Source: an optimization exercise on an open RTL-to-GDS flow (aim: small area). Production flows keep margins and buffers that such runs may drop.
At most, simulation tests tie the RTL to the original design; equivalence was not proved.
Not every run is shown, and edits may drop behaviour that the tests do not exercise.
Only the layout flow was run in run 3; the RTL was not checked for function there.
Power is estimated from default activity; no workload was simulated.

--- flow/design.v: outline only ---
// module alu_design: 8165 lines
// module c_inv: 3 lines
// module c_nand2: 3 lines
// module c_nor2: 3 lines
// module c_xor2: 3 lines
// module c_xnor2: 3 lines
// module c_aoi21: 3 lines
// module c_oai21: 3 lines
// module c_mux2i: 3 lines
module alu_design(clk_i,rst_i,valid_i,ready_o,operand_a,operand_b,operation,result);
  // ...
==> flow/run.sh <==
#!/bin/bash
# synth_recipe.tcl (not shown) runs the flow's synth.tcl, then flattens the netlist and writes it again
# the make line also repeats each setting of config.mk as NAME=value (left out here)
make -C /OpenROAD-flow-scripts/flow DESIGN_CONFIG=/design/flow/config.mk WORK_HOME=/design/flow/orfs CLKGATE_MAP_FILE= SYNTH_SCRIPT=/design/flow/synth_recipe.tcl finish
==> flow/config.mk <==
export PLATFORM = sky130hd
export DESIGN_NAME = alu_design
export DESIGN_NICKNAME = alu_design
export VERILOG_FILES = /design/flow/design.v
export SDC_FILE = /design/flow/constraint.sdc
export NUM_CORES = 4
export LEC_CHECK = 0
export CAP_MARGIN = 20
export CORE_MARGIN = 2
export CORE_UTILIZATION = 60
export PLACE_DENSITY = 0.75
export SETUP_SLACK_MARGIN = -1.5
export SLEW_MARGIN = 20
export SYNTH_HIERARCHICAL = 1
==> flow/constraint.sdc <==
create_clock -name core_clock -period 80.0 [get_ports {clk_i}]
set_input_delay 16.0000 -clock core_clock [delete_from_list [all_inputs] [get_ports {clk_i}]]
set_output_delay 16.0000 -clock core_clock [all_outputs]
set_load 0.01 [all_outputs]
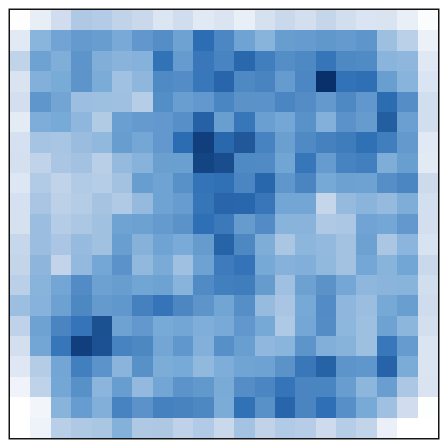
Fig. 1. Routed metal per tile (run 1).
The die is cut into 21 by 21 equal tiles; white is low, dark blue is high, scaled to the fullest tile. Values are wire area over tile area, all layers added.
The mean over all tiles is 0.37. 53% of the tiles are over half the peak. The fullest tile reaches 0.76. 1.6% of the tiles are nearly empty.
Routed WL: 96500 µm
Wirelength per Cell: 18.2 µm

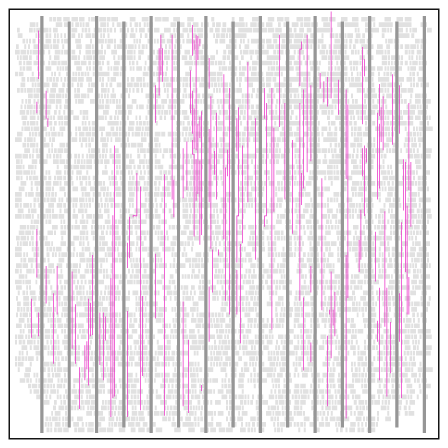
Fig. 2. Signal wires on met4 (run 1).
Supply wires on this layer in grey. Cells faint in the background.
The layer holds 5.0% of the routed length. The longest straight run is 124 µm. The wires run mostly vertical. The layer carries 4800 µm of wire.
Via Count: 31366

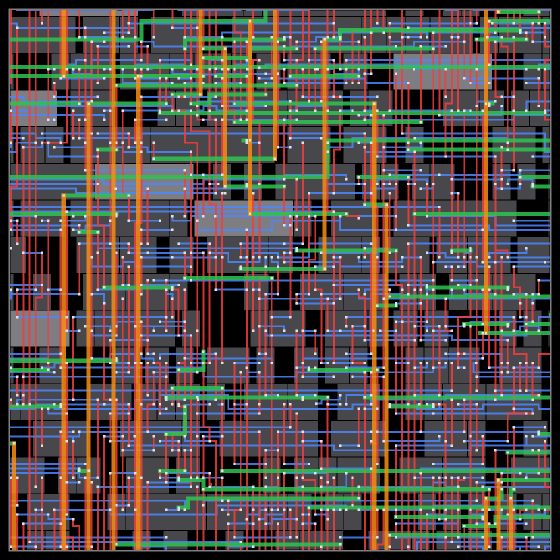
Fig. 3. A small window of the routed layout (run 1).
Window x 140 to 180, y 140 to 180 µm. Cells in grey, sequential cells in the stronger grey; small squares are vias.
metal 4: in orange. metal 1: in blue. metal 3: in green. metal 2: in red.
173 logic cells have their middle in the window. Sequential cells in the window: 4. Most frequent: nor2_1 (38), nand2_1 (25), o21ai_1 (17).

==> results_dict.tcl, run 1 <==
set metrics [dict create \
    slowest_delay_ns 0.63 \
    nets 4793 \
    drcViolationCount 0 \
    row_count 76 \
    synthFlopType "dfxtp_1" \
    ys_ff_latch 33 \
    finalSetupTns_ns 0 \
    hp-class "flip-flop to flip-flop" \
    crit_fanout 29 \
    finalHoldViolCount 0 \
    overflow 0 \
    relSlewSlack 0.247 \
    grt_pass1_vias 27811 \
    antenna_found_initial 2 \
    synth_most_common_cell "nor2_1" \
    status "no timing/DRC/antenna violations" \
    grt_first_pass_wirelength_um 149000 \
    pre_cts_ws_ns -0.458 \
    ys_top_cells_by_area "xor2_1 (21%), nor2_1 (17%), xnor2_1 (14%)" \
    switching_share 0.627 \
    avgSynthCellArea_um2 5.70 \
    drtIter0Drc 3786 \
    ys_types 45 \
    postCtsSetupRepairBufs 0 \
    yosysWarnings 7 \
    power_frac_seq 0.020 \
    root_buffer "clkbuf_16" \
    setup_violations 0 \
    grt_usage 0.413 \
    via_per_inst 5.91 \
    slowest_stage "a22oi_1" \
    clkPwrFrac 0.019 \
    drt_pre_antenna_iters 8 \
    synth_top_area_share 0.213 \
    cts_buffer_depth 2 \
    pwr-share-comb 0.961 \
    synthAdderAreaFrac 0 \
    synth_top_family_by_area "XOR/XNOR gates" \
    final_layout_size_suffix_gt1_frac 0.100 \
    synth-simple-area-share 0.331 \
    grt_start_max_net_pins 74 \
    largest_reg_flops 32 \
    r2r.worst_path.cells 2 \
    cp_common_cell "a21oi_2" \
    final_common_cell "nor2_1" \
    syn_nets 4657 \
    cts_tree "done" \
    path_clk_slew_ns 0.06 \
    synth-compound-area-share 0.247 \
    p_int_uw 436 \
    fin_skew_ns 0 \
    netlist.top_cell.by_area "xor2_1" \
    synthCells 4587 \
    crit_arrival_ns 76.41 \
    cts-resized-gates 0 \
    critPathTopFamily "compound AO/OA/AOI/OAI gates" \
    synth_edf_count 0 \
    p_per_area_nw_per_um2 40.6 \
    synth.cell_area_um2 26100 \
    setup_ws_ns 3.71 \
    cts_sinks 33 \
    final_cell_mix "nor2_1 (1181), nand2_1 (885), xor2_1 (630), o21ai_1 (569), xnor2_1 (414)" \
    ys_top_cells_by_count "nor2_1 (1182), nand2_1 (886), xor2_1 (634)" \
]
## run 1: stage by stage
step | instance area (µm²) | util
final | 28800 | 0.670
after global routing | 28800 | 0.670
after CTS | 28300 | 0.659
after detailed placement | 28100 | 0.655
after global placement | 28100 | 0.655
after floorplan | 26100 | -
## run 1: power by group through the flow
stage / Combinational, mW / Clock, mW / Sequential [mW]
after floorplan: 0.861 / 0 / 0.0241
after detailed placement: 1.06 / 0 / 0.0231
after CTS: 1.07 / 0.0228 / 0.0228
final: 1.12 / 0.0228 / 0.0229
after global placement: 1.06 / 0 / 0.0231
after global routing: 1.23 / 0.0236 / 0.0231
## run 1: worst register-to-register path, cell delays in order (launching register included)
cell and delay (ns):
dfxtp_1 0.41, nor2_1 0.06, a311oi_1 0.25
## run 1: cell type report
type                       count  area, µm²
sequential                    33        661
timing repair buffer         184       1600
clock buffer                   5        125
multi-input combinational   4296      24800
tap                          585        732
clock inverter                 3       46.3
fill                        4241      14200
inverter                     203        762
## run 1: routing by layer
metal	wire length, µm	global-route usage	vias to the layer above
met5	13	0	-
met3	10100	0.0749	295
met2	42100	0.669	1595
met4	4800	0.193	2
li1	-	-	15209
met1	39500	0.530	14265
Fig. 4: run 1, track usage over the die
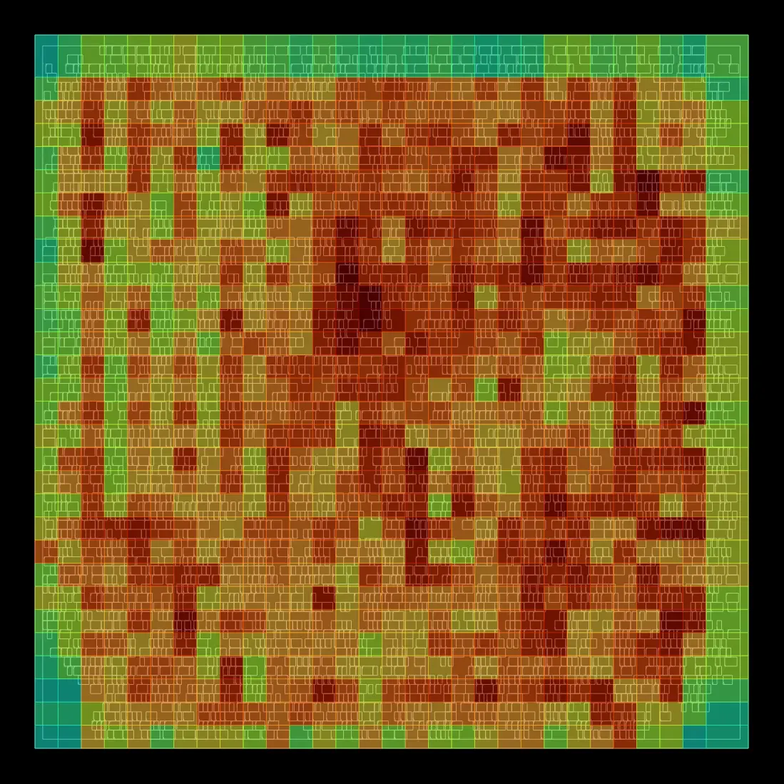

==> inputs of run 2 (changes only) <==
--- a/flow/config.mk
+++ b/flow/config.mk
@@ -10,5 +10,4 @@
 export CORE_UTILIZATION = 60
 export PLACE_DENSITY = 0.75
-export SETUP_SLACK_MARGIN = -1.5
 export SLEW_MARGIN = 20
 export SYNTH_HIERARCHICAL = 1
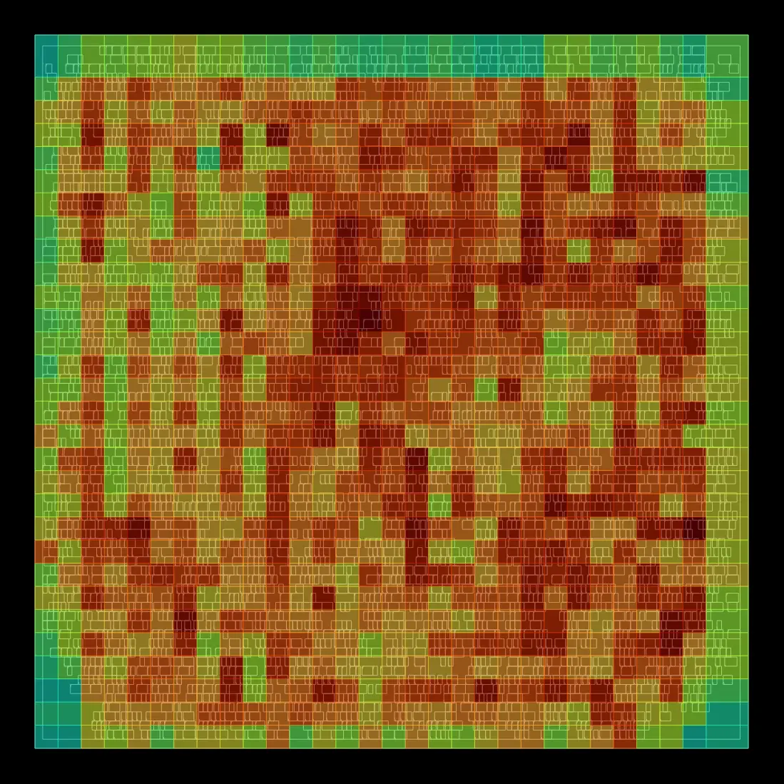
Fig. 5. Track usage over the die (run 2).
met3 Usage GRT: 0.0757
Wirelength per Cell: 18.2 µm
gr usage total: 0.413

==> results_dict.tcl, run 2 <==
set metrics [dict create \
    status "no timing/DRC/antenna violations" \
    root_buffer "clkbuf_16" \
    ant_nets 0 \
    cts_hold_buf 0 \
    max_freq_ghz 0.0133 \
    hp-class "flip-flop to flip-flop" \
    vias 31477 \
    dominant_cells "multi-input combinational cells" \
    ys_top_cells_by_area "xor2_1 (21%), nor2_1 (17%), xnor2_1 (14%)" \
    final-nonclk-buf-share 0.0570 \
    nWellTaps 585 \
    p_sw_uw 736 \
    num-nonclk-inverters 203 \
    multi_input_cells 4296 \
    h-tree-depth 2 \
    r2r_slack_ns 79.19 \
    path_clk_slew_ns 0.06 \
    row_count 76 \
    port_buffers 102 \
    signal_buffers 189 \
    dp_hpwl_um 70200 \
    netlist.top_cell.by_area "xor2_1" \
    dieWidth_um 213 \
    synth.cell_area_um2 26100 \
    largest_reg_flops 32 \
    ios 103 \
    drt-total-wl_um 96800 \
    initial_core_util 0.608 \
    vdd_drop_max_mv 0.0340 \
    final_common_cell "nor2_1" \
    final_cell_area_um2 29000 \
    power_frac_seq 0.019 \
    yosysWarnings 7 \
    insertedDiodeCount 0 \
    synth_top_area_share 0.213 \
    die_area_um2 45200 \
    crit_arrival_ns 75.58 \
    synth_most_common_cell "nor2_1" \
    grt_first_pass_wirelength_um 149000 \
    avgSynthCellArea_um2 5.70 \
    synth_edf_count 0 \
    finalPower_mw 1.17 \
    overflow 0 \
    fin_util 0.675 \
    setup_ws_ns 4.54 \
    cp_common_cell "a21oi_2" \
    cts_inserted_buffers 5 \
    drcViolationCount 0 \
    grt_pass1_vias 27819 \
    cts_sinks 33 \
    ys_async_sr_fraction 0 \
    end_kind "flip-flop" \
    fin_skew_ns 0 \
    seq_cells 33 \
    nets 4798 \
    pwr-share-comb 0.961 \
    p_leak_nw 12.7 \
    ys_top_cells_by_count "nor2_1 (1182), nand2_1 (886), xor2_1 (634)" \
    grt_start_max_net_pins 74 \
    post-place-cells 5288 \
    syn2layout_area_growth_pct 11.1 \
    relSlewSlack 0.250 \
    pre_cts_ws_ns -0.458 \
    p_per_area_nw_per_um2 40.4 \
    antenna_found_initial 2 \
    finalCritPeriodShare 0.943 \
    slowest_stage "and3b_4" \
    clkbuf_count 5 \
    syn_nets 4657 \
    postCtsSetupRepairBufs 0 \
    clk_share 0.00591 \
    slew_violations 0 \
    crit_fanout 73 \
    hold-path-cell-count 2 \
    whs_ns 0.490 \
    cts_buffer_depth 2 \
    seq_share 0.0228 \
    drtIter0Drc 3642 \
    clkPwrFrac 0.019 \
    cts_tree "done" \
    coreArea_um2 43000 \
    drt_pre_antenna_iters 8 \
    worst_slew_pin_slew_ns 1.12 \
    r2r.worst_path.cells 2 \
    synthFlopType "dfxtp_1" \
    maxCapViolations 0 \
    required_ns 80.12 \
    post-route-min-period_ns 75.46 \
    final_cell_mix "nor2_1 (1181), nand2_1 (885), xor2_1 (618), o21ai_1 (557), xnor2_1 (409)" \
    multi_input_area_um2 25000 \
    seqCellArea_um2 661 \
    finalHoldViolCount 0 \
    final_layout_size_suffix_gt1_frac 0.107 \
    place_area_um2 28100 \
    multi_input_area_share 0.863 \
    ys_seq_area_frac 0.0253 \
    via_per_inst 5.92 \
    cts-resized-gates 1 \
    insertion_delay_ns 0.28 \
    ys_types 45 \
    p_int_uw 438 \
    startpoint_type "input pin" \
    criticalPathCategory "input pin to flip-flop" \
    ys_ff_latch 33 \
    gp_congestion 1.01 \
    switching_share 0.627 \
    fp.dieH_um 213 \
    final_cells 5314 \
    slowest_delay_ns 0.68 \
    fillers 4218 \
    finalSetupTns_ns 0 \
    setup_violations 0 \
    synthCells 4587 \
]
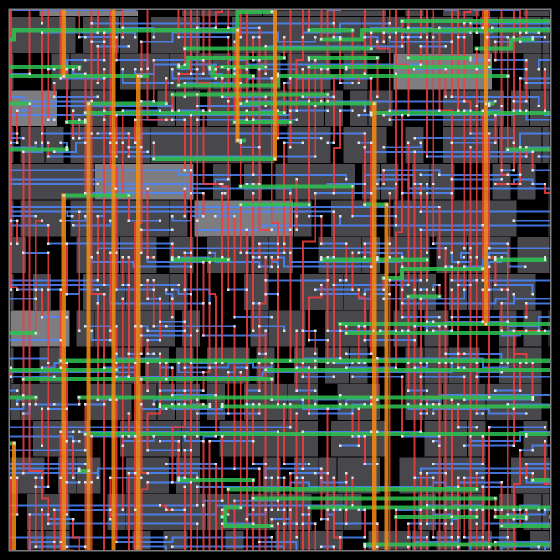
Fig. 6. A small window of the routed layout (run 2).
Window x 140 to 180, y 140 to 180 µm. Cells in grey, sequential cells in the stronger grey; small squares are vias.
metal 1: in blue. metal 3: in green. metal 4: in orange. metal 2: in red.
174 logic cells have their middle in the window. Sequential cells in the window: 4. Most frequent: nor2_1 (38), nand2_1 (25), o21ai_1 (17).

run 2: cell counts after synthesis:
Identical to the previous run, type by type.
run 2: power by group through the flow:
stage | registers [mW] | clock network (mW) | logic, mW
5_1_grt | 0.0231 | 0.0236 | 1.23
2_1_floorplan | 0.0241 | 0 | 0.861
3_5_place_dp | 0.0231 | 0 | 1.06
6_report | 0.0228 | 0.0227 | 1.13
4_1_cts | 0.0228 | 0.0228 | 1.07
3_3_place_gp | 0.0231 | 0 | 1.06
run 2: routing by layer:
layer / track usage / part of all wire / up-vias
met4: 0.192 / 0.048 / 2
li1: - / - / 15189
met1: 0.530 / 0.40 / 14358
met5: 0 / 0.00013 / -
met2: 0.669 / 0.44 / 1660
met3: 0.0757 / 0.11 / 268
run 2: kinds of logic after synthesis:
group,synth area share
AO/OA/AOI/OAI,0.247
AND/OR/NAND/NOR,0.331
multiplexers,0.00517
XOR/XNOR,0.354
flip-flops,0.0253
buffers and inverters,0.0384
run 2: worst max-delay path: cells and delay by family:
family	cells	cell delay, ns
AO/OA/AOI/OAI	172	33.74
XOR/XNOR	33	9.56
AND/OR/NAND/NOR	80	10.35
buffers and inverters	40	5.68
Fig. 7: run 2, signal wires on met4
Supply wires on this layer in grey. Cells faint in the background.
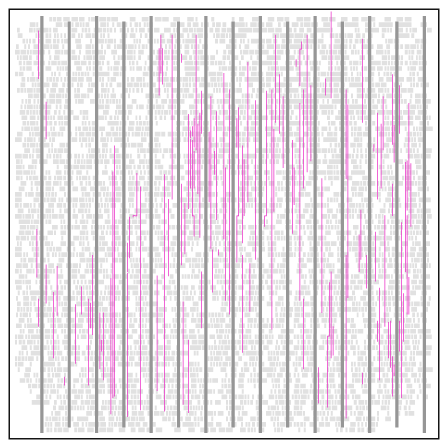

--- run 3: outline of the changes from run 2 ---
flow/design.v: 8189 -> 8097 lines; modules unchanged: 8
  alu_design: edited, 8165 -> 8070 lines
  c_mux4: new, 3 lines
==> module c_mux4 as of run 3 <==
module c_mux4 (input [3:0] d, input s1, input s0, output z);
	assign z = s1 ? (s0 ? d[3] : d[2]) : (s0 ? d[1] : d[0]);
endmodule
==> flow/flow/run.sh (new file) <==
#!/bin/bash
# Standard layout, except that after the standard synthesis every a21oi_2 is
# swapped for an a21oi_1 (same function and pins, smaller): synthesis picks
# the larger one for each one-gate module it maps on its own, and the
# layout's timing repair upsizes again wherever timing needs it.
set -euo pipefail
bash standard.sh synth > synth.log 2>&1
NET=orfs/results/sky130hd/alu_design/base/1_2_yosys.v
cp $NET 1_2_yosys.orig.v
sed -i 's/\bsky130_fd_sc_hd__a21oi_2\b/sky130_fd_sc_hd__a21oi_1/g' $NET
rm -f orfs/results/sky130hd/alu_design/base/1_synth.odb orfs/results/sky130hd/alu_design/base/1_synth.sdc
bash standard.sh > layout.log 2>&1
==> flow/standard.sh (new file) <==
#!/bin/bash
# synth_recipe.tcl (not shown) runs the flow's synth.tcl, then flattens the netlist and writes it again
# the make line also repeats each setting of config.mk as NAME=value (left out here)
make -C /OpenROAD-flow-scripts/flow DESIGN_CONFIG=/design/flow/config.mk WORK_HOME=/design/flow/orfs CLKGATE_MAP_FILE= SYNTH_SCRIPT=/design/flow/synth_recipe.tcl "${@:-finish}"
--- a/flow/config.mk
+++ b/flow/config.mk
@@ -10,4 +10,5 @@
 export CORE_UTILIZATION = 60
 export PLACE_DENSITY = 0.75
+export SETUP_SLACK_MARGIN = -1.5
 export SLEW_MARGIN = 20
 export SYNTH_HIERARCHICAL = 1
removed: flow/run.sh
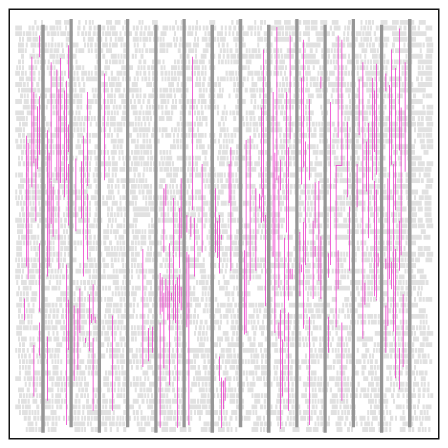
Fig. 8. Signal wires on met4 (run 3).
Supply wires on this layer in grey. Cells faint in the background.
The layer carries 5950 µm of wire. The layer holds 6.1% of the routed length. 124 nets have wire on it.
Routed WL: 97400 µm
Via Count: 30790

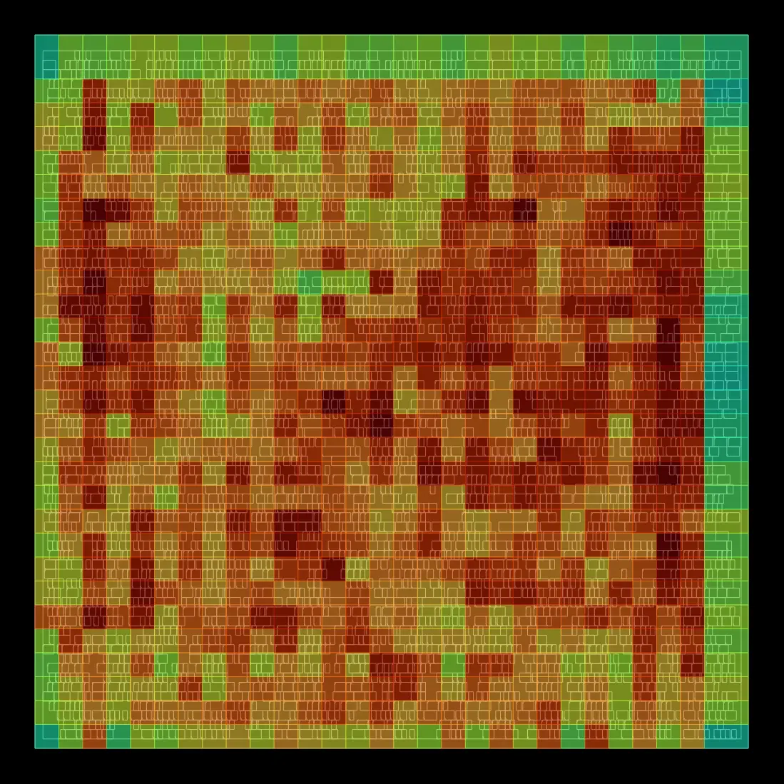
Fig. 9. Track usage over the die (run 3).
gr busiest metal: met2
met3 Usage GRT: 0.0777

==> results_dict.tcl, run 3 <==
set metrics [dict create \
    status "no timing/DRC/antenna violations" \
    root_buffer "clkbuf_16" \
    synthCells 4382 \
    wl_met1_um 39500 \
    end_kind "flip-flop" \
    drcViolationCount 0 \
    crit_arrival_ns 77.22 \
    dp_hpwl_um 71000 \
    drtIter0Drc 4195 \
    crit_fanout 31 \
    grt_start_max_net_pins 66 \
    wl_met2_um 40400 \
    p_leak_nw 12.4 \
    largest_reg_flops 32 \
    pre_cts_ws_ns -1.38 \
    slowest_stage "clkdlybuf4s50_1" \
    h-tree-depth 2 \
    fin_skew_ns 0 \
    grt_usage 0.438 \
    dr_wl_met3_um 11600 \
    coreArea_um2 40000 \
    ant_nets 0 \
    final_common_cell "nor2_1" \
    grt_first_pass_wirelength_um 146000 \
    syn_nets 4452 \
    cts_inserted_buffers 5 \
    gp_congestion 1.04 \
    overflow 0 \
    final_cell_mix "nor2_1 (1179), nand2_1 (817), xor2_1 (614), o21ai_1 (578), xnor2_1 (398)" \
    vdd_drop_max_mv 0.0288 \
    max_freq_ghz 0.0130 \
    insertion_delay_ns 0.27 \
    nets 4648 \
    r2r_slack_ns 79.28 \
    avgSynthCellArea_um2 5.58 \
    die_area_um2 42400 \
    port_buffers 102 \
    cts_buffer_depth 2 \
    finalPower_mw 1.11 \
    p_per_area_nw_per_um2 40.3 \
    synth.cell_area_um2 24400 \
    relSlewSlack 0.216 \
    final_layout_size_suffix_gt1_frac 0.0625 \
    met1_usage 0.577 \
    fin_util 0.686 \
    gr-usage-met2 0.670 \
    slowest_delay_ns 0.67 \
    syn2layout_area_growth_pct 12.3 \
    post-route-min-period_ns 77.08 \
    yosysWarnings 7 \
    cp_common_cell "o21ai_1" \
    path_clk_slew_ns 0.06 \
    final_cell_area_um2 27500 \
    finalCritPeriodShare 0.964 \
    fp.dieH_um 206 \
    cts_sinks 33 \
    ios 103 \
    row_count 73 \
    slew_violations 0 \
    setup_violations 0 \
    antenna_found_initial 3 \
    initial_core_util 0.611 \
    worst_slew_pin_slew_ns 1.17 \
    cts_tree "done" \
    routedWlPerCell_um 19.1 \
    via_per_inst 6.03 \
    hold-path-cell-count 2 \
    required_ns 80.13 \
    dr.max_layer_used "met5" \
    drt_pre_antenna_iters 7 \
    dieWidth_um 206 \
    maxCapViolations 0 \
    r2r.worst_path.cells 2 \
    grt_pass1_vias 26138 \
    place_area_um2 26800 \
    criticalPathCategory "input pin to flip-flop" \
    hp-class "flip-flop to flip-flop" \
    finalHoldViolCount 0 \
    setup_ws_ns 2.92 \
    startpoint_type "input pin" \
]
[run 3: cell type report]
cell class | instances | area (µm²)
Multi-Input combinational cell | 4134 | 23400
Fill cell | 3790 | 12500
Timing Repair Buffer | 220 | 1860
Inverter | 184 | 691
Sequential cell | 33 | 661
Tap cell | 525 | 657
Clock buffer | 5 | 125
Clock inverter | 3 | 17.5
Antenna cell | 2 | 5.00
[run 3: through the flow]
step | cells | TNS [ns] | hold WS (ns)
after CTS | 5082 | -17.64 | 0.482
after global placement | 5074 | 0 | 0.470
after floorplan | 4382 | -32.61 | 0.499
after global routing | 5104 | -44.03 | 0.495
after detailed placement | 5074 | -16.79 | 0.475
final | 5106 | 0 | 0.477
[run 3: worst max-delay path, delay by kind of cell]
family	cells	cell delay [ns]
compound gates	174	35.77
xor+xnor	32	8.96
buf+inv	42	6.58
simple gates	80	9.74
[run 3: repair_timing]
item                       4_1_cts  5_1_grt
buffers inserted                 0       20
hold buffers                     0        0
setup endpoints to repair        0       32
gates resized for setup          0       80
[run 3: where the power goes]
part	leakage, nW	switching [mW]	internal, mW
Sequential	0.274	0.00280	0.0220
Clock	0.0696	0.00731	0.0114
Combinational	12.0	0.680	0.383
Total	12.4	0.690	0.417
Fig. 10: run 3, routed metal per tile
The die is cut into 21 by 21 equal tiles; white is low, dark blue is high, scaled to the fullest tile. Values are wire area over tile area, all layers added.
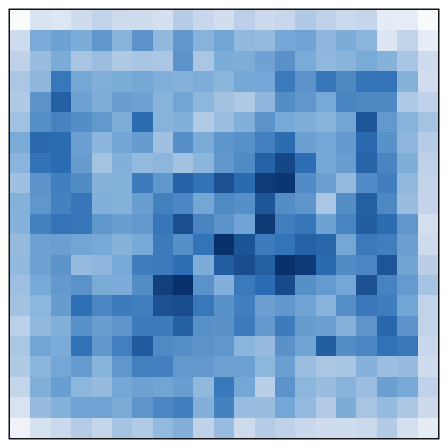

==> inputs of run 4 (changes only) <==
--- a/flow/design.v
+++ b/flow/design.v
@@ -8058,13 +8058,16 @@
 	assign r0[30] = r0_x30_7916;
 	assign r0[31] = r0_x31_7922;
-	wire [31:0] res = (operation == 3'b011) ? ~qn : (r0 ^ {32{flip}});
+	wire op_div = (operation == 3'b011);
+	wire [31:0] r0x, resn, nxtn, nxt;
+	genvar i;
+	generate for (i = 0; i < 32; i = i + 1) begin : g_out
+		c_xnor2 u_x (.a(r0[i]), .b(flip), .z(r0x[i]));                  
+		c_mux2i u_r (.a0(r0x[i]), .a1(qn[i]), .s(op_div), .z(resn[i]));   
+		c_mux2i u_h (.a0(result[i]), .a1(resn[i]), .s(valid_i), .z(nxtn[i]));
+		c_nor2  u_z (.a(rst_i), .b(nxtn[i]), .z(nxt[i]));
+	end endgenerate
 	always @(posedge clk_i) begin
-		if (rst_i) begin
-			ready_o <= 1'b0;
-			result <= 32'd0;
-		end else begin
-			ready_o <= valid_i;
-			if (valid_i) result <= res;
-		end
+		ready_o <= valid_i & ~rst_i;
+		result <= nxt;
 	end
 endmodule
==> flow/flow/run.sh (replaced) <==
#!/bin/bash
# Standard layout, except that after the standard synthesis each a21oi_2 and
# mux4_2 is swapped for the _1 cell of the same function and pins: synthesis
# picks the larger one for each one-gate module it maps on its own, and the
# layout's timing repair upsizes again wherever timing needs it.
set -euo pipefail
bash standard.sh synth > synth.log 2>&1
NET=orfs/results/sky130hd/alu_design/base/1_2_yosys.v
cp $NET 1_2_yosys.orig.v
sed -i -e 's/\bsky130_fd_sc_hd__a21oi_2\b/sky130_fd_sc_hd__a21oi_1/g' \
       -e 's/\bsky130_fd_sc_hd__mux4_2\b/sky130_fd_sc_hd__mux4_1/g' $NET
rm -f orfs/results/sky130hd/alu_design/base/1_synth.odb orfs/results/sky130hd/alu_design/base/1_synth.sdc
bash standard.sh > layout.log 2>&1
--- a/flow/config.mk
+++ b/flow/config.mk
@@ -8,6 +8,6 @@
 export CAP_MARGIN = 20
 export CORE_MARGIN = 2
-export CORE_UTILIZATION = 60
-export PLACE_DENSITY = 0.75
+export CORE_UTILIZATION = 70
+export PLACE_DENSITY = 0.85
 export SETUP_SLACK_MARGIN = -1.5
 export SLEW_MARGIN = 20
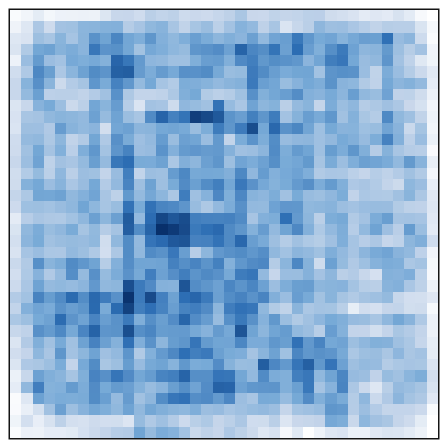
Fig. 11. Routed metal per tile (run 4).
The die is cut into 38 by 38 equal tiles; white is low, dark blue is high, scaled to the fullest tile. Values are wire area over tile area, all layers added.
The mean over all tiles is 0.47. The densest ninth of the die: centre. 36% of the tiles are over half the peak. 0.30% of the tiles are nearly empty. The fullest tile reaches 1.1.
gr usage total: 0.479
Via Count: 30690
Routed WL: 92400 µm
Wirelength per Cell: 18.7 µm

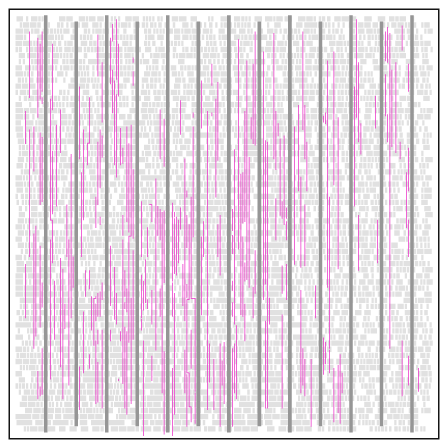
Fig. 12. Signal wires on met4 (run 4).
Supply wires on this layer in grey. Cells faint in the background.
The layer holds 7.2% of the routed length. The layer carries 6640 µm of wire. The longest straight run is 140 µm. 162 nets have wire on it.

==> results_dict.tcl, run 4 <==
set metrics [dict create \
    r2r_slack_ns 79.31 \
    p_leak_nw 12.3 \
    drcViolationCount 0 \
    required_ns 80.23 \
    overflow 0 \
    seq-power_uw 25.6 \
    dp_hpwl_um 66100 \
    post-place-cells 4921 \
    cts_hold_buf 0 \
    slowest_delay_ns 0.62 \
    p_int_uw 436 \
    syn_nets 4346 \
    final_cell_area_um2 27400 \
    insertedDiodeCount 0 \
    ant_nets 0 \
    cts_inserted_buffers 5 \
    relSlewSlack 0.291 \
    hold-path-cell-count 2 \
    cts_sinks 33 \
    fp.dieH_um 190 \
    cts_buffer_depth 2 \
    finalCritPeriodShare 0.967 \
    final_cell_mix "nor2_1 (1179), nand2_1 (775), xor2_1 (614), o21ai_1 (576), xnor2_1 (431)" \
    status "no timing/DRC/antenna violations" \
    startpoint_type "input pin" \
    row_count 68 \
    r2r.worst_path.cells 2 \
    slowest_stage "or4_4" \
    grt_first_pass_wirelength_um 139000 \
    drtIter0Drc 4572 \
    dieWidth_um 190 \
    path_depth 331 \
    maxCapViolations 0 \
    post-route-min-period_ns 77.33 \
    antenna_found_initial 2 \
    power_frac_seq 0.022 \
    setup_violations 0 \
    via_per_inst 6.20 \
    path_buf_inv 43 \
    h-tree-depth 2 \
    root_buffer "clkbuf_16" \
    powerClk_uw 23.5 \
    insertion_delay_ns 0.29 \
    final_common_cell "nor2_1" \
    slew_violations 0 \
    yosysWarnings 7 \
    port_buffers 102 \
    power_leader "combinational cells" \
    crit_arrival_ns 77.56 \
    synth.cell_area_um2 24300 \
    die_area_um2 36200 \
    finalPower_mw 1.15 \
    drt_pre_antenna_iters 13 \
    clkPwrFrac 0.020 \
    ios 103 \
    initial_core_util 0.707 \
    nets 4562 \
    max_freq_ghz 0.0129 \
    path_clk_slew_ns 0.06 \
    grt_start_max_net_pins 63 \
    p_per_area_nw_per_um2 42.0 \
    gp_congestion 1.10 \
    vdd_drop_max_mv 0.0630 \
    pwr-share-comb 0.957 \
    hp-class "flip-flop to flip-flop" \
    p_sw_uw 712 \
    fin_skew_ns 0 \
    final_layout_size_suffix_gt1_frac 0.0507 \
    place_area_um2 26600 \
    worst_slew_pin_slew_ns 1.06 \
    synthCells 4276 \
    pg_comb_mw 1.10 \
    criticalPathCategory "input pin to flip-flop" \
    avgSynthCellArea_um2 5.68 \
    coreArea_um2 34400 \
    final_cells 4948 \
    largest_reg_flops 32 \
    cts_tree "done" \
    finalHoldViolCount 0 \
    switching_share 0.620 \
    crit_fanout 19 \
    whs_ns 0.510 \
    grt_pass1_vias 26459 \
    cp_common_cell "o21ai_1" \
    critPathTopFamily "compound AO/OA/AOI/OAI gates" \
    end_kind "flip-flop" \
    syn2layout_area_growth_pct 12.7 \
]
[run 4: timing repair]
action	in CTS	in global routing
gates cloned	0	3
pin swaps	0	10
buffers inserted	0	17
endpoints found under the setup margin	16	32
gates resized for setup	2	86
[run 4: cell type report]
cell class                      instances  area [µm²]
Multi-Input combinational cell       4052       23400
Fill cell                            2841        7000
Timing Repair Buffer                  212        1830
Inverter                              188         706
Sequential cell                        33         661
Tap cell                              455         569
Clock buffer                            5         125
Clock inverter                          3        46.3
[run 4: worst register-to-register path, cell delays in order (launching register included)]
cell and delay, ns:
dfxtp_1 0.41, mux2i_1 0.10, nor2_1 0.12
[run 4: per-layer routing]
layer | vias to the layer above | track usage | routed length, µm
li1 | 14368 | - | -
met4 | 4 | 0.313 | 6640
met3 | 493 | 0.118 | 12600
met1 | 13599 | 0.583 | 34400
met5 | - | 0 | 22
met2 | 2226 | 0.753 | 38700
[run 4: stage by stage]
stage	setup WS, ns	utilization	TNS [ns]
after global routing	-1.85	0.796	-49.27
final	2.67	0.796	0
after floorplan	-1.17	-	-37.01
after CTS	-1.43	0.779	-33.68
after detailed placement	-1.86	0.774	-47.27
after global placement	1.01	0.774	0
Fig. 13: run 4, the metal 1 layer
Supply wires on this layer in grey.
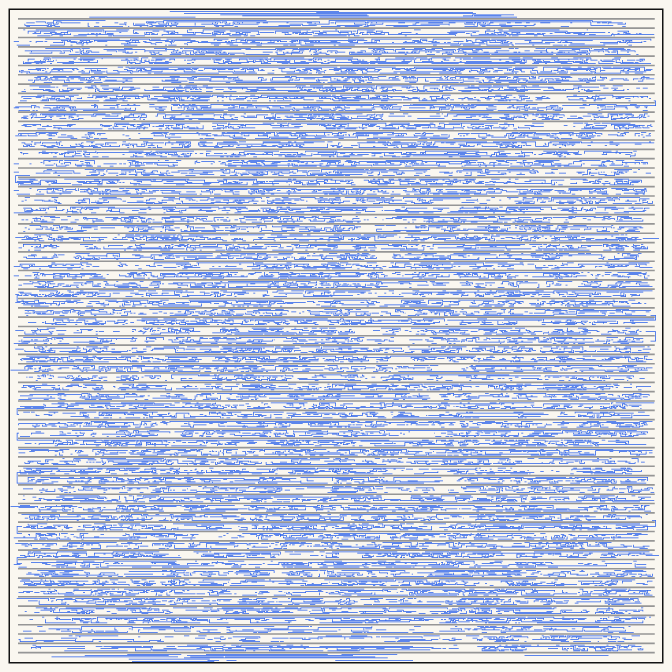

==> inputs of run 5 (changes only) <==
--- a/flow/config.mk
+++ b/flow/config.mk
@@ -8,6 +8,6 @@
 export CAP_MARGIN = 20
 export CORE_MARGIN = 2
-export CORE_UTILIZATION = 70
-export PLACE_DENSITY = 0.85
+export CORE_UTILIZATION = 60
+export PLACE_DENSITY = 0.75
 export SETUP_SLACK_MARGIN = -1.5
 export SLEW_MARGIN = 20
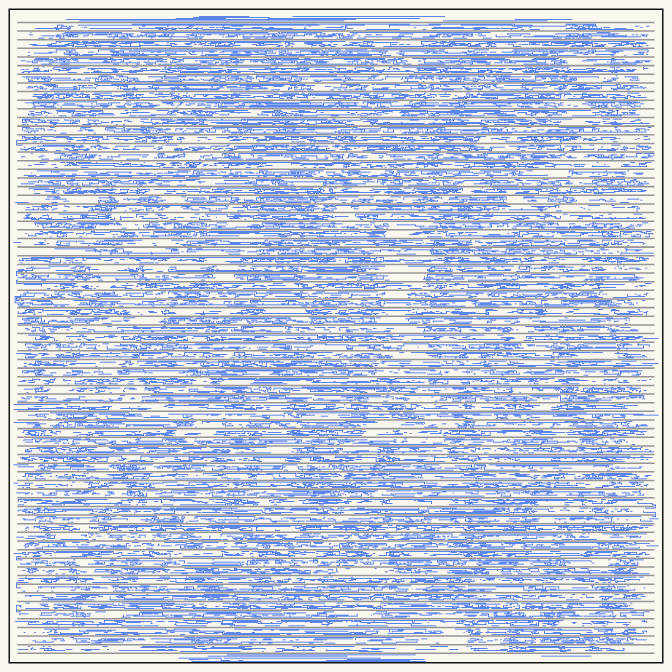
Fig. 14. The metal 1 layer (run 5).
Supply wires on this layer in grey.
The layer holds 41% of the routed length. The layer carries 38.4 mm of wire. The wires run mostly horizontal. 4379 nets have wire on it.
Via Count: 29611
GR Util met1: 0.541
Routed WL: 94100 µm

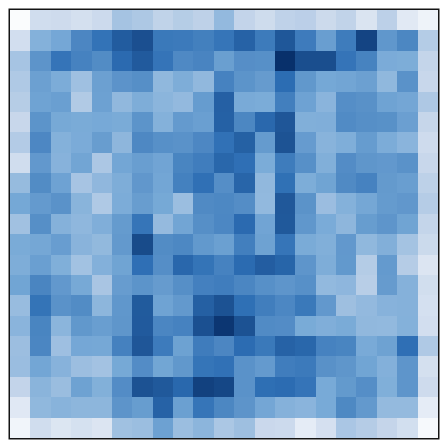
Fig. 15. Routed metal per tile (run 5).
The die is cut into 21 by 21 equal tiles; white is low, dark blue is high, scaled to the fullest tile. Values are wire area over tile area, all layers added.
The fullest tile reaches 0.73. The mean over all tiles is 0.39. 60% of the tiles are over half the peak.
Wirelength per Cell: 18.7 µm
gr usage total: 0.428

==> results_dict.tcl, run 5 <==
set metrics [dict create \
    cts-resized-gates 0 \
    largest_reg_flops 32 \
    cts_inserted_buffers 5 \
    end_kind "flip-flop" \
    ant_nets 0 \
    slowest_stage "or4_4" \
    syn_nets 4346 \
    path_buf_inv 44 \
    required_ns 80.22 \
    synthCells 4276 \
    status "no timing/DRC/antenna violations" \
    maxCapViolations 0 \
    grt_pass1_vias 25767 \
    vdd_drop_max_mv 0.0532 \
    grt_first_pass_wirelength_um 142000 \
    path_clk_slew_ns 0.06 \
    drcViolationCount 0 \
    dieWidth_um 205 \
    cp_common_cell "o21ai_1" \
    drtIter0Drc 3293 \
    setup_ws_ns 3.19 \
    avgSynthCellArea_um2 5.68 \
    initial_core_util 0.610 \
    die_area_um2 42100 \
    overflow 0 \
    finalCritPeriodShare 0.960 \
    slew_violations 0 \
    ios 103 \
    cts_buffer_depth 2 \
    cts_hold_buf 0 \
    cts_sinks 33 \
    pre_cts_ws_ns -0.944 \
    path_depth 331 \
    root_buffer "clkbuf_16" \
    max_freq_ghz 0.0130 \
    crit_fanout 29 \
    drt_pre_antenna_iters 8 \
    via_per_inst 5.89 \
    final_common_cell "nor2_1" \
    final_cell_mix "nor2_1 (1179), nand2_1 (775), xor2_1 (621), o21ai_1 (582), xnor2_1 (431)" \
    synth.cell_area_um2 24300 \
    insertion_delay_ns 0.28 \
    startpoint_type "input pin" \
    nets 4575 \
    r2r.worst_path.cells 2 \
    hold-path-cell-count 2 \
    hp-class "flip-flop to flip-flop" \
    row_count 73 \
    dp_hpwl_um 68400 \
    coreArea_um2 39800 \
    criticalPathCategory "input pin to flip-flop" \
    crit_arrival_ns 77.02 \
    post-route-min-period_ns 76.81 \
    final_layout_size_suffix_gt1_frac 0.0484 \
    p_leak_nw 12.3 \
    postCtsSetupRepairBufs 0 \
    critPathTopFamily "compound AO/OA/AOI/OAI gates" \
    syn2layout_area_growth_pct 12.8 \
    worst_slew_pin_slew_ns 1.12 \
    fin_skew_ns 0 \
    setup_violations 0 \
    finalHoldViolCount 0 \
    relSlewSlack 0.255 \
    yosysWarnings 7 \
    fp.dieH_um 205 \
    insertedDiodeCount 0 \
    p_per_area_nw_per_um2 41.3 \
    cts_tree "done" \
    antenna_found_initial 1 \
    grt_start_max_net_pins 63 \
    h-tree-depth 2 \
    gp_congestion 1.07 \
    port_buffers 102 \
    finalPower_mw 1.13 \
    slowest_delay_ns 0.61 \
    r2r_slack_ns 79.28 \
]
run 5: power by group:
part           switching [mW]  leakage, nW  internal, mW
clock                 0.00795       0.0841        0.0156
combinational           0.683         12.0         0.399
sequential            0.00388        0.272        0.0224
run 5: area by class of cell:
class,instances,area [µm²]
multi-input combinational,4051,23300
fill,3837,12400
timing repair buffer,226,1900
inverter,188,706
sequential,33,661
tap,525,657
clock buffer,7,143
clock inverter,1,30.0
run 5: per-layer routing:
| layer | GRT usage | vias up | share of wire |
|---|---|---|---|
| met4 | 0.216 | 2 | 0.054 |
| met5 | 0 | - | 0.000074 |
| met3 | 0.0860 | 267 | 0.11 |
| met2 | 0.690 | 1582 | 0.43 |
| met1 | 0.541 | 13374 | 0.41 |
| li1 | - | 14386 | - |
run 5: per-stage QoR:
stage,utilization,setup TNS [ns],hold slack [ns],cells,instance area (µm²)
floorplan,-,-37.01,0.534,4276,24300
global placement,0.672,0,0.492,4999,26800
detailed placement,0.672,-16.70,0.499,4999,26800
CTS,0.676,-18.98,0.512,5007,26900
global route,0.688,-43.36,0.541,5031,27400
finish,0.688,0,0.514,5031,27400
Fig. 16: run 5, track usage over the die
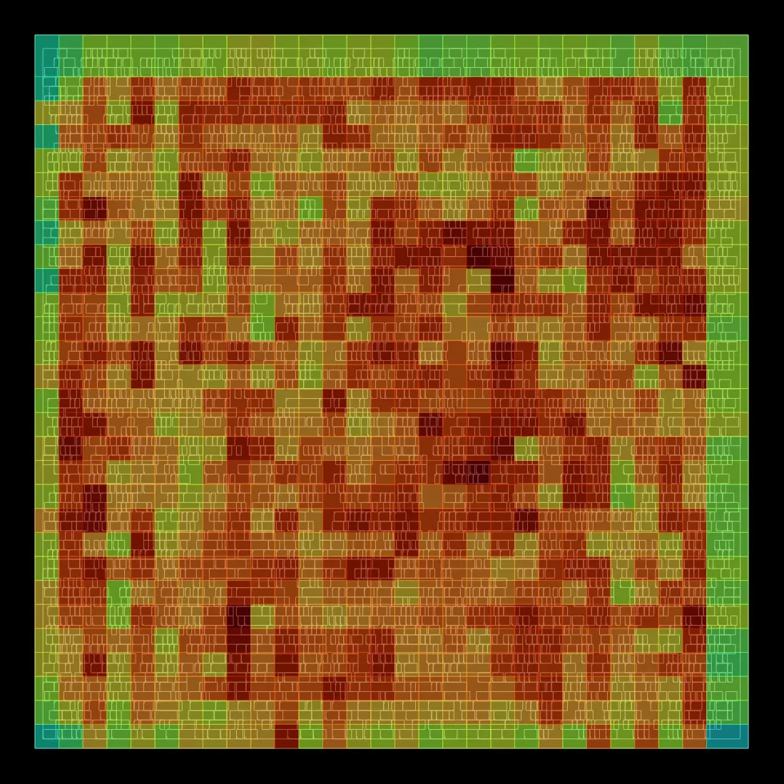

==> inputs of run 6 (changes only) <==
--- a/flow/design.v
+++ b/flow/design.v
@@ -35,4 +35,5 @@
 	wire [31:0] init;
 	wire [31:0] qn;        
+	wire [31:0] q = ~qn;
 	wire [31:0] r0;        
 	wire r31_gn0_1;
@@ -8059,11 +8060,14 @@
 	assign r0[31] = r0_x31_7922;
 	wire op_div = (operation == 3'b011);
-	wire [31:0] r0x, resn, nxtn, nxt;
+	wire hold = ~valid_i & ~rst_i;
+	wire ld_q = valid_i & ~rst_i & op_div;
+	wire ld_r = valid_i & ~rst_i & ~op_div;
+	wire [31:0] r0x, nxtn, nxt;
 	genvar i;
 	generate for (i = 0; i < 32; i = i + 1) begin : g_out
-		c_xnor2 u_x (.a(r0[i]), .b(flip), .z(r0x[i]));                  
-		c_mux2i u_r (.a0(r0x[i]), .a1(qn[i]), .s(op_div), .z(resn[i]));   
-		c_mux2i u_h (.a0(result[i]), .a1(resn[i]), .s(valid_i), .z(nxtn[i]));
-		c_nor2  u_z (.a(rst_i), .b(nxtn[i]), .z(nxt[i]));
+		c_xor2   u_x (.a(r0[i]), .b(flip), .z(r0x[i]));
+		c_aoi222 u_o (.a1(ld_q), .a2(q[i]), .b1(ld_r), .b2(r0x[i]),
+			.c1(hold), .c2(result[i]), .z(nxtn[i]));
+		c_inv    u_i (.a(nxtn[i]), .z(nxt[i]));
 	end endgenerate
 	always @(posedge clk_i) begin
@@ -8099,2 +8103,5 @@
 	assign z = s1 ? (s0 ? d[3] : d[2]) : (s0 ? d[1] : d[0]);
 endmodule
+module c_aoi222 (input a1, input a2, input b1, input b2, input c1, input c2, output z);
+	assign z = ~((a1 & a2) | (b1 & b2) | (c1 & c2));
+endmodule
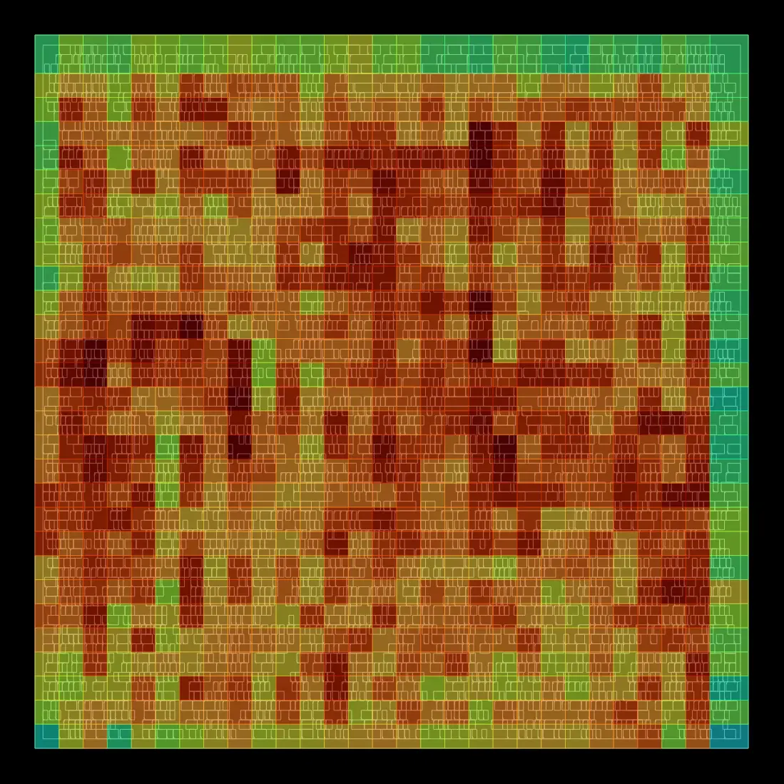
Fig. 17. Track usage over the die (run 6).
GR Util met1: 0.579
gr usage total: 0.442
met2 Use GR: 0.687

==> results_dict.tcl, run 6 <==
set metrics [dict create \
    path_clk_slew_ns 0.06 \
    critPathTopFamily "compound AO/OA/AOI/OAI gates" \
    r2r.worst_path.cells 2 \
    busiest_layer "met2" \
    setup_violations 0 \
    nets 4542 \
    antenna_found_initial 3 \
    switching_share 0.620 \
    row_count 73 \
    initial_core_util 0.606 \
    seq_share 0.0243 \
    wl_met2_um 40700 \
    fillers 3834 \
    crit_fanout 32 \
    seqCellArea_um2 661 \
    finalHoldViolCount 0 \
    synthCells 4258 \
    finalCritPeriodShare 0.950 \
    yosysWarnings 7 \
    syn_nets 4328 \
    status "no timing/DRC/antenna violations" \
    slowest_delay_ns 0.69 \
    drtIter0Drc 4023 \
    p_int_uw 406 \
    ant_nets 0 \
    maxCapViolations 0 \
    dp_hpwl_um 69300 \
    slowest_stage "or4_1" \
    slew_violations 0 \
    dr.max_layer_used "met5" \
    dominant_cells "multi-input combinational cells" \
    ios 103 \
    max_freq_ghz 0.0132 \
    syn2layout_area_growth_pct 13.0 \
    cp_common_cell "o21ai_1" \
    crit_arrival_ns 76.16 \
    synth.cell_area_um2 24000 \
    clkbuf_count 7 \
    final_cell_mix "nor2_1 (1140), nand2_1 (775), xor2_1 (644), o21ai_1 (576), xnor2_1 (398)" \
    coreArea_um2 39600 \
    seq_cells 33 \
    drt_pre_antenna_iters 11 \
    root_buffer "clkbuf_16" \
    num-nonclk-inverters 226 \
    clkPwrFrac 0.023 \
    multi_input_area_share 0.846 \
    grt_pass1_vias 25665 \
    grt_start_max_net_pins 61 \
    power_frac_seq 0.026 \
    p_per_area_nw_per_um2 39.3 \
    required_ns 80.16 \
    path_buf_inv 43 \
    path_depth 327 \
    insertion_delay_ns 0.29 \
    insertedDiodeCount 0 \
    relSlewSlack 0.220 \
    die_area_um2 41700 \
    multi_input_cells 3990 \
    hold-path-cell-count 2 \
    final-nonclk-buf-share 0.0680 \
    met3_usage 0.0797 \
    vdd_drop_max_mv 0.0275 \
    avgSynthCellArea_um2 5.65 \
    wl_met1_um 38300 \
    end_kind "flip-flop" \
    worst_slew_pin_slew_ns 1.16 \
    fin_skew_ns 0 \
    largest_reg_flops 32 \
    routedWlPerCell_um 19.4 \
    port_buffers 102 \
    cts_hold_buf 0 \
    r2r_slack_ns 78.78 \
    dr_wl_met3_um 11800 \
    criticalPathCategory "input pin to flip-flop" \
    h-tree-depth 2 \
    signal_buffers 216 \
]
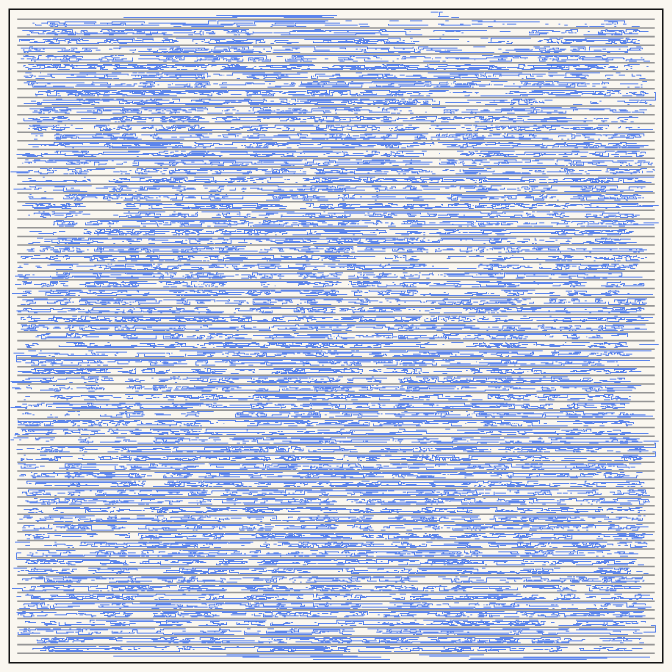
Fig. 18. The metal 1 layer (run 6).
Supply wires on this layer in grey.
The longest straight run is 118 µm. The wires run mostly horizontal. The layer holds 40% of the routed length. 4297 nets have wire on it. The layer carries 38.3 mm of wire.
Routed WL: 96800 µm
Via Count: 29893

run 6: stage by stage:
stage | instances | setup TNS [ns] | area [µm²] | hold slack [ns] | setup WS (ns)
after floorplan | 4258 | -38.06 | 24000 | 0.524 | -1.20
after global placement | 4974 | 0 | 26500 | 0.472 | 1.59
after detailed placement | 4974 | -23.75 | 26500 | 0.469 | -1.03
after CTS | 4982 | -21.43 | 26600 | 0.485 | -0.999
after global routing | 4998 | -39.91 | 27200 | 0.506 | -1.60
final | 4998 | 0 | 27200 | 0.483 | 4.00
run 6: what timing repair did:
action | CTS | global route
resized for setup | 0 | 73
buffers inserted | 0 | 16
setup endpoints to repair | 0 | 32
run 6: worst reg2reg max path, delay by kind of cell (launching register included):
family | cells | cell delay (ns)
AOI/OAI and AO/OA | 1 | 0.59
DFF | 1 | 0.41
buffers and inverters | 1 | 0.09
run 6: power by group through the flow:
stage	clock (mW)	sequential, mW	combinational (mW)
5_1_grt	0.0256	0.0282	1.11
4_1_cts	0.0249	0.0277	0.971
6_report	0.0248	0.0282	1.02
3_5_place_dp	0	0.0280	0.963
2_1_floorplan	0	0.0271	0.764
3_3_place_gp	0	0.0282	0.962
Fig. 19: run 6, signal wires on met4
Supply wires on this layer in grey. Cells faint in the background.
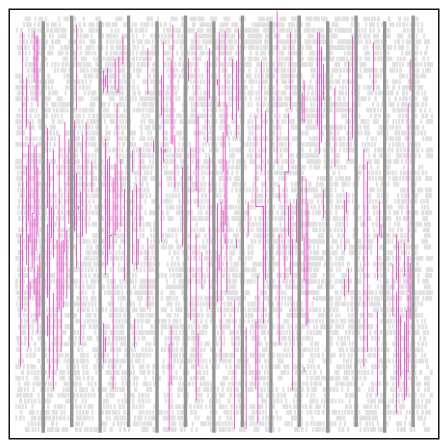

==> run 7: too many edits to list; what changed since run 6 <==
flow/design.v: 8107 -> 8139 lines; modules unchanged: 10
  alu_design: edited, 8077 -> 8109 lines
--- a/flow/config.mk
+++ b/flow/config.mk
@@ -6,9 +6,9 @@
 export NUM_CORES = 4
 export LEC_CHECK = 0
-export CAP_MARGIN = 20
+export CAP_MARGIN = 30
 export CORE_MARGIN = 2
 export CORE_UTILIZATION = 60
 export PLACE_DENSITY = 0.75
 export SETUP_SLACK_MARGIN = -1.5
-export SLEW_MARGIN = 20
+export SLEW_MARGIN = 30
 export SYNTH_HIERARCHICAL = 1
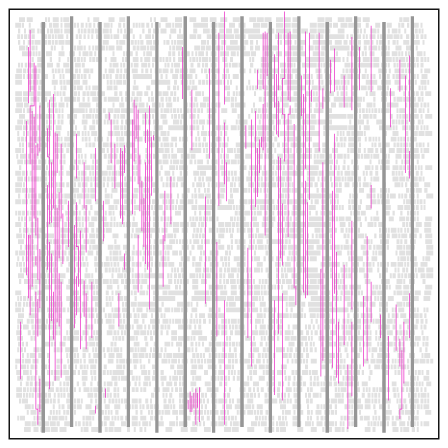
Fig. 20. Signal wires on met4 (run 7).
Supply wires on this layer in grey. Cells faint in the background.
The wires run mostly vertical. 111 nets have wire on it. The layer carries 5510 µm of wire.
Via Count: 30024
Routed WL: 95600 µm

==> results_dict.tcl, run 7 <==
set metrics [dict create \
    max_freq_ghz 0.0131 \
    die_area_um2 41800 \
    setup_violations 0 \
    fillers 3911 \
    dp_hpwl_um 68200 \
    fin_skew_ns 0 \
    cts_hold_buf 0 \
    r2r_slack_ns 79.05 \
    drtIter0Drc 4035 \
    post-place-cells 4990 \
    initial_core_util 0.607 \
    row_count 73 \
    powerClk_uw 19.7 \
    r2r.worst_path.cells 2 \
    multi_input_area_um2 23000 \
    synth.cell_area_um2 24100 \
    largest_reg_flops 32 \
    end_kind "flip-flop" \
    maxCapViolations 0 \
    overflow 0 \
    via_per_inst 5.98 \
    root_buffer "clkbuf_16" \
    power_leader "combinational cells" \
    pg_comb_mw 1.02 \
    dieWidth_um 205 \
    final_cell_mix "nor2_1 (1140), nand2_1 (775), xor2_1 (654), o21ai_1 (581), xnor2_1 (400)" \
    cts_sinks 33 \
    final_cells 5020 \
    path_buf_inv 41 \
    startpoint_type "input pin" \
    routedWlPerCell_um 19.0 \
    status "no timing/DRC/antenna violations" \
    path_clk_slew_ns 0.06 \
    finalCritPeriodShare 0.953 \
    hold-path-cell-count 2 \
    yosysWarnings 7 \
    fp.dieH_um 205 \
    worst_slew_pin_slew_ns 1.39 \
    finalPower_mw 1.07 \
    port_buffers 102 \
    finalHoldViolCount 0 \
    antenna_found_initial 1 \
    cts_inserted_buffers 5 \
    p_leak_nw 12.5 \
    insertion_delay_ns 0.29 \
    syn2layout_area_growth_pct 12.5 \
    avgSynthCellArea_um2 5.64 \
    crit_fanout 16 \
    critPathTopFamily "compound AO/OA/AOI/OAI gates" \
    cts_tree "done" \
    clkPwrFrac 0.018 \
    power_frac_seq 0.027 \
    post-route-min-period_ns 76.25 \
    finalSetupTns_ns 0 \
    vdd_drop_max_mv 0.0304 \
    required_ns 80.18 \
    p_int_uw 404 \
    nets 4563 \
    p_per_area_nw_per_um2 39.5 \
    place_area_um2 26500 \
    cts_buffer_depth 2 \
    switching_share 0.623 \
    slew_violations 0 \
    ios 103 \
    relSlewSlack 0.0647 \
    final_common_cell "nor2_1" \
    seq-power_uw 28.5 \
    pwr-share-comb 0.955 \
    slowest_delay_ns 0.77 \
    drcViolationCount 0 \
    final_layout_size_suffix_gt1_frac 0.0490 \
    syn_nets 4344 \
    final_cell_area_um2 27100 \
    h-tree-depth 2 \
    grt_start_max_net_pins 61 \
    slowest_stage "a21oi_1" \
    gp_congestion 1.02 \
    fin_util 0.683 \
    seqCellArea_um2 661 \
    p_sw_uw 667 \
    crit_arrival_ns 76.43 \
    path_depth 328 \
    ant_nets 0 \
    grt_first_pass_wirelength_um 143000 \
    cp_common_cell "o21ai_1" \
    coreArea_um2 39700 \
    grt_pass1_vias 25804 \
    synthCells 4274 \
    criticalPathCategory "input pin to flip-flop" \
    drt_pre_antenna_iters 13 \
    hp-class "flip-flop to flip-flop" \
    grt_usage 0.436 \
]
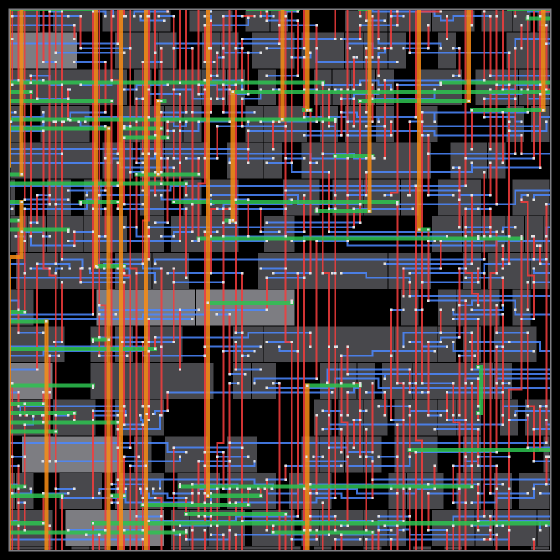
Fig. 21. A small window of the routed layout (run 7).
Window x 133 to 173, y 133 to 173 µm. Cells in grey, sequential cells in the stronger grey; small squares are vias.
metal 2: in red. metal 4: in orange. metal 1: in blue. metal 3: in green.
Sequential cells in the window: 5. 164 logic cells have their middle in the window. Most frequent: nor2_1 (28), nand2_1 (21), xor2_1 (21).

run 7: final cells by class:
class,instances,share of cell area
Clock inverter,2,0.000369
Clock buffer,6,0.00475
Tap cell,525,0.0242
Inverter,226,0.0313
Sequential cell,33,0.0243
Antenna cell,1,0.0000922
Timing Repair Buffer,221,0.0688
Multi-Input combinational cell,4006,0.846
run 7: worst reg2reg max path, delay by kind of cell, from the launching register on:
family | cells | cell delay (ns)
buffers and inverters | 1 | 0.08
flip-flops | 1 | 0.37
AO/OA/AOI/OAI | 1 | 0.38
run 7: repair_timing:
item / CTS / global route
setup endpoints to repair: 0 / 32
resized for setup: 0 / 70
setup buffers: 0 / 19
run 7: per-stage QoR:
step / worst slack (ns) / hold WS, ns
6_report: 3.75 / 0.499
5_1_grt: -1.61 / 0.526
4_1_cts: -1.04 / 0.500
3_5_place_dp: -0.998 / 0.479
3_3_place_gp: 0.207 / 0.472
2_1_floorplan: 4.25 / 0.524
run 7: metal layers:
metal,track usage,share of wire,vias to the layer above
met5,0,0,-
met4,0.239,0.058,0
met3,0.0617,0.11,351
met2,0.691,0.43,1761
met1,0.568,0.40,13466
li1,-,-,14446

==> layout pictures side by side <==
The metal 1 layer.
Supply wires on this layer in grey.
Plate I
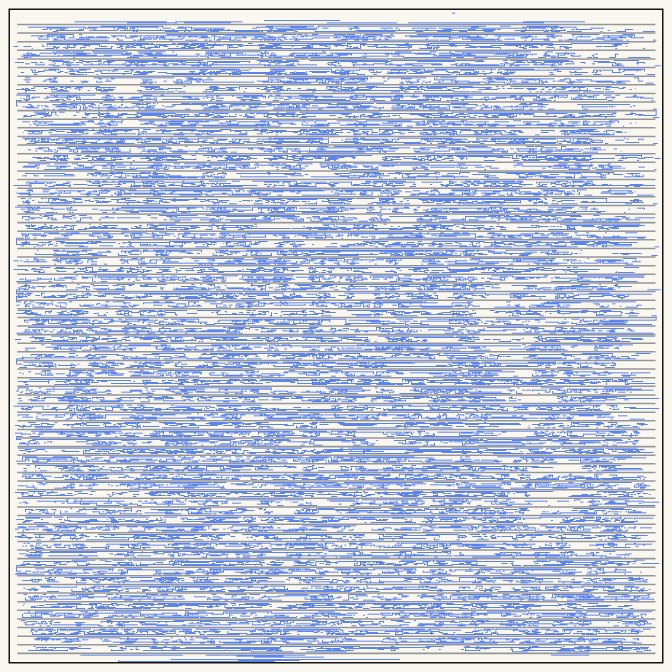
Plate II
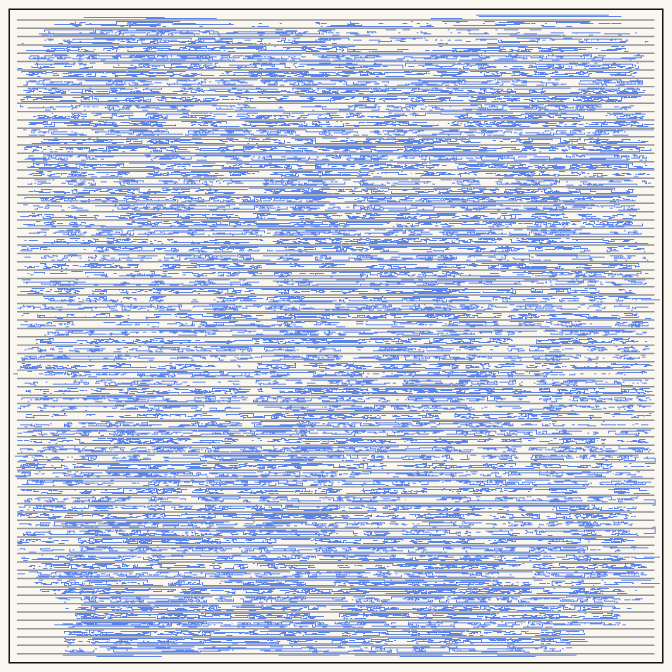
Plate III
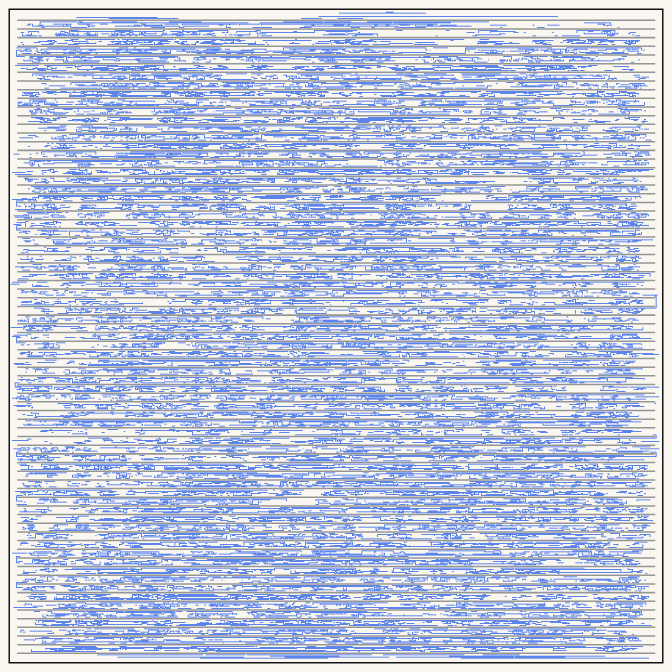
run 1: Plate II
run 3: Plate I
run 7: Plate III

Key to Plate III:
The layer carries 38.7 mm of wire. The layer holds 40% of the routed length. The longest straight run is 88.8 µm.

## what the ideal ports hide
The flow's constraints put no driver on any port. The routed layouts listed below were extracted and timed again, unchanged, in two steps.
Step 1 assumes that a clkbuf_16 drives the clock port and a buf_2 every other input.
Step 2, shift: input delay + t, output delay - t, t = (earliest + latest rising clock arrival at the registers) / 2. This alone moves slack from input paths to output paths.
Three values: ideal ports, drivers, drivers and shift; two values: the first two.
| run | t (ns) | slack for setup (ns) | hold WS [ns] | slew at the worst register clock pin (ns) | cell pins on the clock port's net |
|---|---|---|---|---|---|
| run 1 | 0.309 | 3.709 / 3.711 / 3.401 | 0.490 / 0.490 / 0.490 | 0.06 / 0.06 | 1 |
| run 2 | 0.310 | 4.536 / 4.545 / 4.235 | 0.490 / 0.490 / 0.490 | 0.06 / 0.06 | 1 |
| run 3 | 0.314 | 2.916 / 2.932 / 2.618 | 0.477 / 0.477 / 0.477 | 0.06 / 0.06 | 1 |
| run 4 | 0.324 | 2.671 / 2.686 / 2.362 | 0.510 / 0.510 / 0.510 | 0.06 / 0.06 | 1 |
| run 5 | 0.322 | 3.193 / 3.211 / 2.889 | 0.514 / 0.514 / 0.514 | 0.06 / 0.06 | 1 |
| run 6 | 0.334 | 4.002 / 4.024 / 3.690 | 0.483 / 0.483 / 0.483 | 0.06 / 0.06 | 1 |
| run 7 | 0.322 | 3.750 / 3.766 / 3.444 | 0.499 / 0.499 / 0.499 | 0.06 / 0.06 | 1 |
After both steps every run listed still meets setup and hold. The setup slack of run 6, which loses most, moves by +0.022 ns with the drivers and by -0.312 ns with both steps.
